This design comes from an exercise in tuning for small area, a short achievable clock period and few clock cycles on the open sky130 flow, not from production work.
Function was checked by simulation only, so behaviour that the tests miss may differ from the original.

File: design/flow/run.sh
#!/bin/bash
# synth_recipe.tcl (not shown) runs the flow's synth.tcl, then flattens the netlist and writes it again
# the make line also repeats each setting of config.mk as NAME=value (left out here)
make -C /OpenROAD-flow-scripts/flow DESIGN_CONFIG=/design/flow/config.mk WORK_HOME=/design/flow/orfs CLKGATE_MAP_FILE= SYNTH_SCRIPT=/design/flow/synth_recipe.tcl finish
File: design/flow/config.mk
export PLATFORM = sky130hd
export DESIGN_NAME = CONV
export DESIGN_NICKNAME = CONV
export VERILOG_FILES = /design/flow/design.v
export SDC_FILE = /design/flow/constraint.sdc
export NUM_CORES = 4
export LEC_CHECK = 0
export CAP_MARGIN = 20
export CORE_MARGIN = 2
export CORE_UTILIZATION = 40
export SLEW_MARGIN = 20
File: design/flow/constraint.sdc
create_clock -name core_clock -period 10.0 [get_ports {clk}]
set_input_delay 2.0000 -clock core_clock [delete_from_list [all_inputs] [get_ports {clk}]]
set_output_delay 2.0000 -clock core_clock [all_outputs]
set_load 0.01 [all_outputs]
File: design/flow/design.v
module convolution (
	input clk,     
	input clk_en,  
	input sel_kernal,
	input [3:0] counter,
	input reset,   
	input signed [20-1:0] input_FM, 
	output reg signed [20-1:0] output_pixel, 
	output reg conv_done
);
parameter K0_0 = 20'h0A89E ;
parameter K0_1 = 20'h092D5 ;
parameter K0_2 = 20'h06D43 ;
parameter K0_3 = 20'h01004 ;
parameter K0_4 = 20'hF8F71 ;
parameter K0_5 = 20'hF6E54 ;
parameter K0_6 = 20'hFA6D7 ;
parameter K0_7 = 20'hFC834 ;
parameter K0_8 = 20'hFAC19 ;
parameter Bias_0 = 20'h01310;
parameter K1_0 = 20'hFDB55 ;
parameter K1_1 = 20'h02992 ;
parameter K1_2 = 20'hFC994 ;
parameter K1_3 = 20'h050FD ;
parameter K1_4 = 20'h02F20 ;
parameter K1_5 = 20'h0202D ;
parameter K1_6 = 20'h03BD7 ;
parameter K1_7 = 20'hFD369 ;
parameter K1_8 = 20'h05E68 ;
parameter Bias_1 = 20'hF7295;
reg signed [20-1:0] kernal_temp;
wire signed [20-1:0] bias_temp;
assign bias_temp = (sel_kernal)? Bias_1: Bias_0;
always @(*) begin 
	if(sel_kernal==1'b0)begin
		case(counter)	
			4'd0: kernal_temp = K0_0;
			4'd1: kernal_temp = K0_1;
			4'd2: kernal_temp = K0_2;
			4'd3: kernal_temp = K0_3;
			4'd4: kernal_temp = K0_4;
			4'd5: kernal_temp = K0_5;
			4'd6: kernal_temp = K0_6;
			4'd7: kernal_temp = K0_7;
			4'd8: kernal_temp = K0_8;
			default: kernal_temp = 20'b0;
		endcase
	end
	else begin
		case(counter)	
			4'd0: kernal_temp = K1_0;
			4'd1: kernal_temp = K1_1;
			4'd2: kernal_temp = K1_2;
			4'd3: kernal_temp = K1_3;
			4'd4: kernal_temp = K1_4;
			4'd5: kernal_temp = K1_5;
			4'd6: kernal_temp = K1_6;
			4'd7: kernal_temp = K1_7;
			4'd8: kernal_temp = K1_8;
			default: kernal_temp = 20'b0;
		endcase
	end
end
reg signed [44-1:0] mul_temp;
wire signed [44-1:0] mul;
assign mul = input_FM*kernal_temp;
always @(posedge clk or posedge reset) begin
	if(reset) begin
		mul_temp <= 44'b0;
	end else if (clk_en) begin
		mul_temp <= input_FM? mul : 44'b0;
	end
end
reg signed [44-1:0] output_temp;
always @(posedge clk or posedge reset) begin
	if(reset) begin
		output_temp <= 44'b0;
	end else if (clk_en) begin
		if(counter == 11)
			output_temp <= 44'b0;
		else if (counter == 10)begin
			output_temp <= output_temp + {bias_temp,16'b0};
		end
		else
			output_temp <= output_temp + mul_temp;
	end
end
reg [20:0] round_temp;
always@(posedge clk or posedge reset) begin
	if(reset) begin
		round_temp <= 20'b0;
		conv_done <= 1'b0;
	end
	else if (clk_en) begin
		if(counter == 11) begin
			round_temp <= output_temp[35:15] + 21'b1;
			conv_done <= 1'b1;
		end
		else begin
			round_temp <= 20'b0;
			conv_done <= 1'b0;
		end
	end
end
wire test_round;
assign test_round = round_temp[20];
always@(posedge clk or posedge reset) begin
	if(reset) begin
		output_pixel <= 20'b0;
	end
	else begin
		output_pixel <= (round_temp[20])? 20'b0 : round_temp[20:1] ;
	end
end
endmodule
module maxpooling (
	input clk,     
	input clk_en,  
	input reset,   
	input signed [20-1:0] input_FM,
	input [3:0] input_counter,
	output reg signed [20-1:0] max_output_pixel,
	output reg max_done
);
reg signed [20-1:0] input_buffer;
always @(posedge clk or posedge reset) begin 
	if(reset) begin
		max_done <= 1'b0;
		max_output_pixel <= 20'b0;
	end else if(clk_en) begin
		if(input_counter == 4)begin
			max_done <= 1'b1;
			max_output_pixel <= input_buffer;
		end
		else begin
			max_done <= 1'b0;
		end
	end
end
always @(posedge clk or posedge reset) begin 
	if(reset) begin
		input_buffer <= 20'b0;
	end else if(clk_en) begin
		if(input_counter == 4)
			input_buffer <= 20'b0;
		else if(input_counter < 4)begin
			if(input_FM>input_buffer)
				input_buffer <= input_FM;
		end
	end
end
endmodule
module  CONV(
	input		clk,
	input		reset,
	output		reg busy,	
	input		ready,	
	output	reg [12-1:0]	iaddr,
	input	[20-1:0]	idata,	
	output	reg 	cwr,
	output	reg [12-1:0] 	caddr_wr,
	output	wire [20-1:0] 	cdata_wr,
	output	reg 	crd,
	output	reg [12-1:0] 	caddr_rd,
	input	[20-1:0] 	cdata_rd,
	output	reg [3-1:0] 	csel
	);
reg [3:0] CURRENT, NEXT;
parameter IDLE = 4'd0,
		  L0_K0_READ = 4'd1,
		  L0_K0_WRITE = 4'd2,
		  L0_K1_READ = 4'd3,
		  L0_K1_WRITE = 4'd4,
		  L1_K0_READ = 4'd5,
		  L1_K0_WRITE = 4'd6,
		  L1_K1_READ = 4'd7,
		  L1_K1_WRITE = 4'd8,
		  L2 	= 4'd9;
wire signed [20-1:0] conv_output;
wire conv_done;
wire signed [20-1:0] max_output;
wire max_done;
reg L0_enable;
reg L1_enable;
reg [6-1:0] indY, indX;
reg sel_kernal;
wire add_ind;
assign add_ind = (CURRENT == L2)&sel_kernal;
always @(posedge clk or posedge reset) begin
	if(reset) begin
		CURRENT <= IDLE;
	end else begin
		if(busy)
			CURRENT <= NEXT;
	end
end
always@(*)begin
	case (CURRENT)
		IDLE : begin
			NEXT = L0_K0_READ;
		end
		L0_K0_READ : begin
			if (conv_done) 
				NEXT = L0_K0_WRITE;
			else 	
				NEXT = L0_K0_READ;
		end
		L0_K0_WRITE : begin
			if(indX == 6'd63 && indY == 6'd63)
				NEXT = L0_K1_READ;
			else
				NEXT = L0_K0_READ;
		end
		L0_K1_READ : begin
			if (conv_done) 
				NEXT = L0_K1_WRITE;
			else 	
				NEXT = L0_K1_READ;
		end
		L0_K1_WRITE : begin
			if(indX == 6'd63 && indY == 6'd63)
				NEXT = L1_K0_READ;
			else
				NEXT = L0_K1_READ;
		end
		L1_K0_READ : begin
			if (max_done) 
				NEXT = L1_K0_WRITE;
			else 	
				NEXT = L1_K0_READ;
		end
		L1_K0_WRITE : begin
				NEXT = L2;
		end
		L1_K1_READ : begin
			if (max_done) 
				NEXT = L1_K1_WRITE;
			else 	
				NEXT = L1_K1_READ;
		end
		L1_K1_WRITE : begin
				NEXT = L2;
		end
		L2 	  : begin
			if(indX == 6'd62 && indY == 6'd62 && add_ind)
				NEXT = IDLE;
			else begin
				if(~sel_kernal)
					NEXT = L1_K1_READ;
				else
					NEXT = L1_K0_READ;
			end
		end
		default : begin
			NEXT = IDLE;
		end
	endcase
end
reg [3:0] kernal_counter;
always @(posedge clk or posedge reset) begin  
	if(reset) begin
		kernal_counter <= 4'b0;
	end else begin
		if(cwr) 
			kernal_counter <= 4'b0;
		else begin
			if(crd) 
				kernal_counter <= kernal_counter + 4'd1;
		end
	end
end
wire [6-1:0] indY_B, indY_A, indX_B, indX_A;
assign indY_B = indY - 6'b1;
assign indY_A = indY + 6'b1;
assign indX_B = indX - 6'b1;
assign indX_A = indX + 6'b1;
reg sys_done;
always @(posedge clk or posedge reset) begin 
	if(reset) begin
		indX <= 6'b0;
		indY <= 6'b0;
		sys_done <= 0;
	end else begin
		if(CURRENT == L0_K0_WRITE || CURRENT == L0_K1_WRITE)begin
			if(indX == 6'd63)begin
				indX <= 6'b0;
				if(indY == 6'd63)
					indY <= 6'b0;
				else
					indY <= indY + 6'd1;
			end
			else indX <= indX + 6'd1;
		end
		else if(add_ind)begin
			if(indX == 6'd62)begin
				indX <= 6'b0;
				if(indY == 6'd62)begin
					indY <= 6'b0;
					sys_done <= 1;
				end
				else
					indY <= indY + 6'd2;
			end
			else indX <= indX + 6'd2;
		end
	end
end
always@(posedge clk or posedge reset) begin
	if(reset) iaddr <= 12'd0;
	else begin
			case (kernal_counter)
				4'd0: iaddr <= {indY_B, indX_B};
				4'd1: iaddr <= {indY_B, indX};
				4'd2: iaddr <= {indY_B, indX_A};
				4'd3: iaddr <= {indY, indX_B};
				4'd4: iaddr <= {indY, indX};
				4'd5: iaddr <= {indY, indX_A};
				4'd6: iaddr <= {indY_A, indX_B};
				4'd7: iaddr <= {indY_A, indX};
				4'd8: iaddr <= {indY_A, indX_A};
				default : iaddr <= 12'b0;
			endcase
	end
end
reg [20-1:0] conv_input;
reg zero;
always@(posedge clk or posedge reset)begin
	if(reset) zero <= 0;
	else begin
		case (kernal_counter)
			4'd0: zero <= (indX == 0 || indY == 0);
			4'd1: zero <= (indY == 0);
			4'd2: zero <= (indX == 6'd63 || indY == 0);
			4'd3: zero <= (indX == 0);
			4'd4: zero <= 0;
			4'd5: zero <= (indX == 6'd63);
			4'd6: zero <= (indX == 0 || indY ==6'd63);
			4'd7: zero <= (indY == 6'd63);
			4'd8: zero <= (indX == 6'd63 || indY == 6'd63);
			default : zero <= 0;
		endcase
	end
end
always@(posedge clk or posedge reset)begin
	if(reset)
		conv_input <= 20'b0;
	else begin
		conv_input <= zero? 20'b0: idata;
	end
end
always@(posedge clk or posedge reset) begin
	if(reset) caddr_rd <= 12'd0;
	else begin
			case (kernal_counter)
				4'd0: caddr_rd <= {indY, indX};
				4'd1: caddr_rd <= {indY, indX_A};
				4'd2: caddr_rd <= {indY_A, indX};
				4'd3: caddr_rd <= {indY_A, indX_A};
				default : caddr_rd <= 12'b0;
			endcase
	end
end
always @(posedge clk or posedge reset) begin
	if(reset) begin
		busy <= 0;
	end else begin
		if(ready) busy <= 1;
		else if (sys_done) busy <= 0;
	end
end
always@(*)begin
	case (CURRENT)
		IDLE : begin
			L0_enable = 1'b0;
			L1_enable = 1'b0;
			csel = 3'b000;
			crd = 0;
			cwr = 0;
		end
		L0_K0_READ : begin
			L0_enable = 1'b1;
			L1_enable = 1'b0;
			csel = 3'b001;  
			crd = 1;
			cwr = 0;
		end
		L0_K0_WRITE : begin
			L0_enable = 1'b0;
			L1_enable = 1'b0;
			csel = 3'b001;
			crd = 0;
			cwr = 1;
		end
		L0_K1_READ : begin
			L0_enable = 1'b1;
			L1_enable = 1'b0;
			csel = 3'b000;  
			crd = 1;
			cwr = 0;
		end
		L0_K1_WRITE : begin
			L0_enable = 1'b0;
			L1_enable = 1'b0;
			csel = 3'b010;
			crd = 0;
			cwr = 1;
		end
		L1_K0_READ : begin
			L0_enable = 1'b0;
			L1_enable = 1'b1;
			csel = 3'b001; 
			crd = 1;
			cwr = 0;
		end
		L1_K0_WRITE : begin
			L0_enable = 1'b0;
			L1_enable = 1'b0;
			csel = 3'b011;
			crd = 0;
			cwr = 1;
		end
		L1_K1_READ : begin
			L0_enable = 1'b0;
			L1_enable = 1'b1;
			csel = 3'b010;
			crd = 1;
			cwr = 0;
		end
		L1_K1_WRITE : begin
			L0_enable = 1'b0;
			L1_enable = 1'b0;
			csel = 3'b100;
			crd = 0;
			cwr = 1;
		end
		default : begin  
			L0_enable = 1'b0;
			L1_enable = 1'b0;
			csel = 3'b101;
			crd = 0;
			cwr = 1;
		end
	endcase
end
always@(*)begin
	case(CURRENT)
		L0_K0_WRITE: caddr_wr = {indY, indX};
		L0_K1_WRITE: caddr_wr = {indY, indX};
		L1_K0_WRITE: caddr_wr = {indY[6-1:1], indX[6-1:1]};
		L1_K1_WRITE: caddr_wr = {indY[6-1:1], indX[6-1:1]};
		L2: begin
			if(~sel_kernal)
					caddr_wr = {indY[6-1:1], indX};
				else
					caddr_wr = {indY[6-1:1], indX}+12'b1;
		end
		default: caddr_wr = 12'b0;
	endcase
end
assign cdata_wr = (csel>3'b010) ? max_output : conv_output;
always@(posedge clk or posedge reset)begin
	if(reset) sel_kernal <= 1'b0;
	else begin
		if(csel[0])
			sel_kernal <= 1'b0;
		else sel_kernal <= 1'b1;
	end
end
reg [20-1:0] max_input;
always @(posedge clk or posedge reset) begin
	if(reset) begin
		max_input <= 0;
	end else begin
		max_input <= cdata_rd;
	end
end
convolution conv_unit(
	.clk(clk),     
	.clk_en(L0_enable),  
	.sel_kernal(~csel[0]),
	.counter(kernal_counter-2),
	.reset(reset),  
	.input_FM(conv_input), 
	.output_pixel(conv_output),
	.conv_done(conv_done)
);
maxpooling max_unit(
	.clk(clk),   
	.clk_en(L1_enable), 
	.reset(reset),  
	.input_FM(max_input),
	.input_counter(kernal_counter-2),
	.max_output_pixel(max_output),
	.max_done(max_done)
);
endmodule
==> Flow_metrics.wiki <==
{| class="wikitable"
! Metric !! Value
|-
| Run status || complete, no violations
|-
| Crit-path most repeated cell || sky130_fd_sc_hd__fa_1
|-
| Startpoint type of the worst setup path || flip-flop
|-
| Wirelength per Cell || about 17 um
|-
| Sequential element share of the synthesized area || 0.215
|-
| Delay of the slowest critical-path stage || around 0.55 ns
|-
| Standard cell area after detailed placement || about 30,000 um2
|-
| Buffer type at the clock tree root || sky130_fd_sc_hd__clkbuf_16
|-
| Total Routing Usage GR || 0.202
|-
| Hold_sp || sys_done
|-
| Buf/Inv on CP || 6
|-
| Clock buffer depth || 3
|-
| Setup repair after global routing missed its margin || no
|-
| Endpoint of the most critical register-to-register path || conv_unit.mul_temp[34]
|-
| Footprint of the multi-input gates || around 19,000 um2
|-
| CP max stage cell || sky130_fd_sc_hd__fa_1
|-
| Clock-cell share || 0.0345
|-
| Share of flip-flops with an asynchronous set or reset || 1.00
|-
| Largest net degree at the start of global routing || between 100 and 150
|-
| Regs by FF count || conv_unit.mul_temp: 36 flops, conv_unit.output_temp: 36 flops
|-
| Max-slew headroom at the worst pin || 0.341
|-
| Clock tree from TritonCTS || built
|-
| Most area-hungry cell type in the Yosys netlist || sky130_fd_sc_hd__fa_1
|-
| Wire length on met1 || about 31 mm
|-
| Source-to-sink clock delay at the later pin of the worst-skew pair || 0.59 ns
|-
| Commonest cells after routing, fill and taps aside || 570 x sky130_fd_sc_hd__inv_1, 381 x sky130_fd_sc_hd__nand2_1, 381 x sky130_fd_sc_hd__fa_1
|-
| Post-synthesis net count || 3,780
|-
| Number of buffers added by the clock tree synthesis step || 28
|-
| Highest fanout seen on the critical path || 19
|-
| Data required time at the worst endpoint || 10.46 ns
|-
| Number of design rule violations left after detail routing || 0
|-
| DR vias || between 20k and 25k
|-
| Crit path capture type || flip-flop
|-
| Non-clock inverters || 576
|-
| Top area cells in the synthesized netlist || sky130_fd_sc_hd__fa_1 27%, sky130_fd_sc_hd__dfrtp_1 21%, sky130_fd_sc_hd__ha_1 8.9%
|-
| Top Ports || 105
|-
| Number of clock buffers in the layout || 35
|-
| Gpl congestion || ~0.91
|-
| Startpoint of the worst-slack reg-to-reg timing path || CURRENT[0]
|-
| First-pass GRT wire length || around 120 mm
|-
| Hold WS || roughly 0.46 ns
|-
| Number of enable flip-flop cells after synthesis || 0
|-
| Post-synthesis share of cell area spent on and, or, nand and nor gates || 0.153
|}
Testbench counts, summed over its fixed seeds: cycles 1,212,440.
Figure 1. Layout detail.
Region (125, 125) to (145, 145) um. Cells in gray, sequential cells in the stronger gray; small squares are vias.
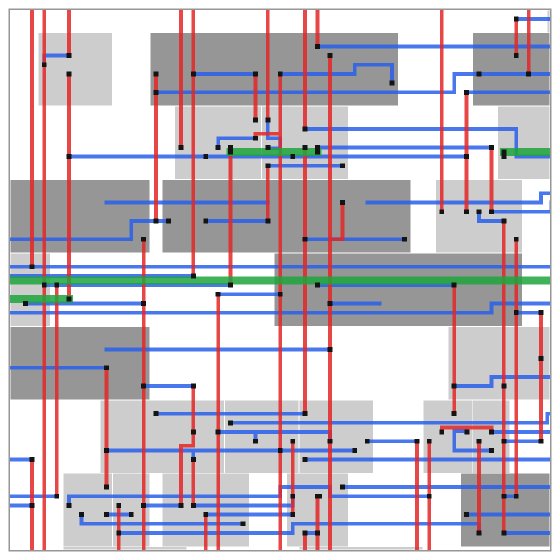
Key: green = met3; red = met2; blue = met1
Netlist names of flops here include `conv_unit.mul_temp` (3), `conv_unit.output_temp` (2). Sequential cells in the window: 5. 19 logic cells have their middle in the window. Most frequent: dfrtp_1 (5), a22o_1 (3).

Figure 2. Placement by cell class.
(1.5 px per um) Fill, decap, tap and diode cells in gray.
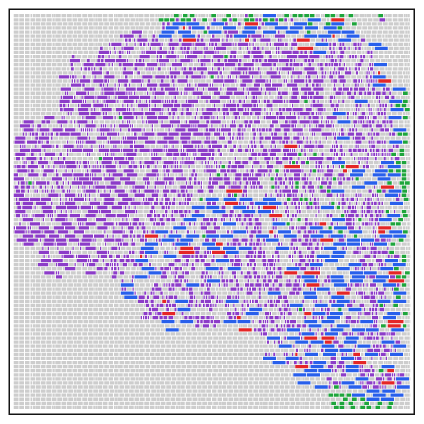
Key: red = clock drivers and dummy loads [cells 52]; green = other buffers and delay cells [cells 149]; blue = flops [cells 241]; purple = all other logic [cells 2,761]
Design Area, Final: 31,200 um2
end-of-flow core utilization: 0.447
number of placement rows: 97
core area: 69,800 um2

Figure 3. Logic cells by family.
(2 px per um)
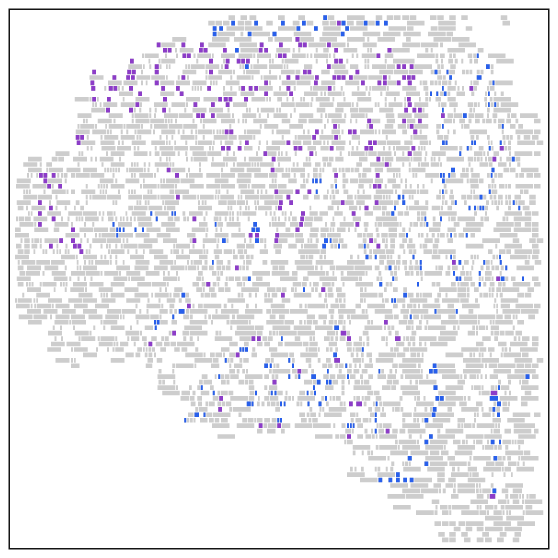
Key: blue = NOR gates [cells 218]; purple = AND and OR gates [cells 227]
leading cell type in the layout, fill and taps excluded: sky130_fd_sc_hd__inv_1
non-filler instance count after layout: 4,143

Figure 4. Pin placement.
(1.5 px per um) Pins as bars across the die edge, other pins in gray.
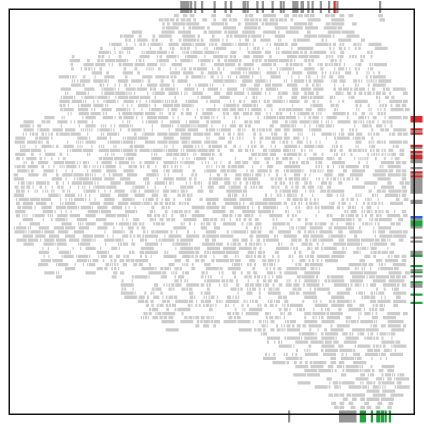
Key: red = `caddr_wr` [pins 12, direction output, edge 11 east, 1 north]; blue = `busy` [pins 1, direction output, edge east]; green = `cdata_rd` [pins 20, direction input, edge 11 south, 9 east]
All pins by edge: 48 east, 33 north, 24 south.
Port Buffers: 104
die extent in y: 269 um

[what the ideal ports hide]
The results above use ideal ports. As a check the final layout listed here was re-extracted and re-timed, cells and wires unchanged. Step 1 (the two cells are an assumption about what drives the block):
set clk [get_ports {clk}]
set_driving_cell -lib_cell sky130_fd_sc_hd__clkbuf_16 $clk
set_driving_cell -lib_cell sky130_fd_sc_hd__buf_2 [delete_from_list [all_inputs] $clk]
Step 2 times the ports against the registers' clock, not the clock port: input delays grow and output delays shrink by t, the midpoint of the rising clock arrivals with the driver on. Slacks: ideal ports / drivers / drivers and shift; pairs: ideal ports / drivers.
t (ns): 0.621
slack for setup (ns): 0.596 / 0.596 / 0.596
worst register clock-pin slew, ns: 0.08 / 0.08
worst data-port slew with drivers (ns): 0.05
cell pins on the clock port's net: 1
After both steps this run still meets setup and hold. For this run, drivers alone change the setup slack by 0.000 ns; drivers and shift together by 0.000 ns.
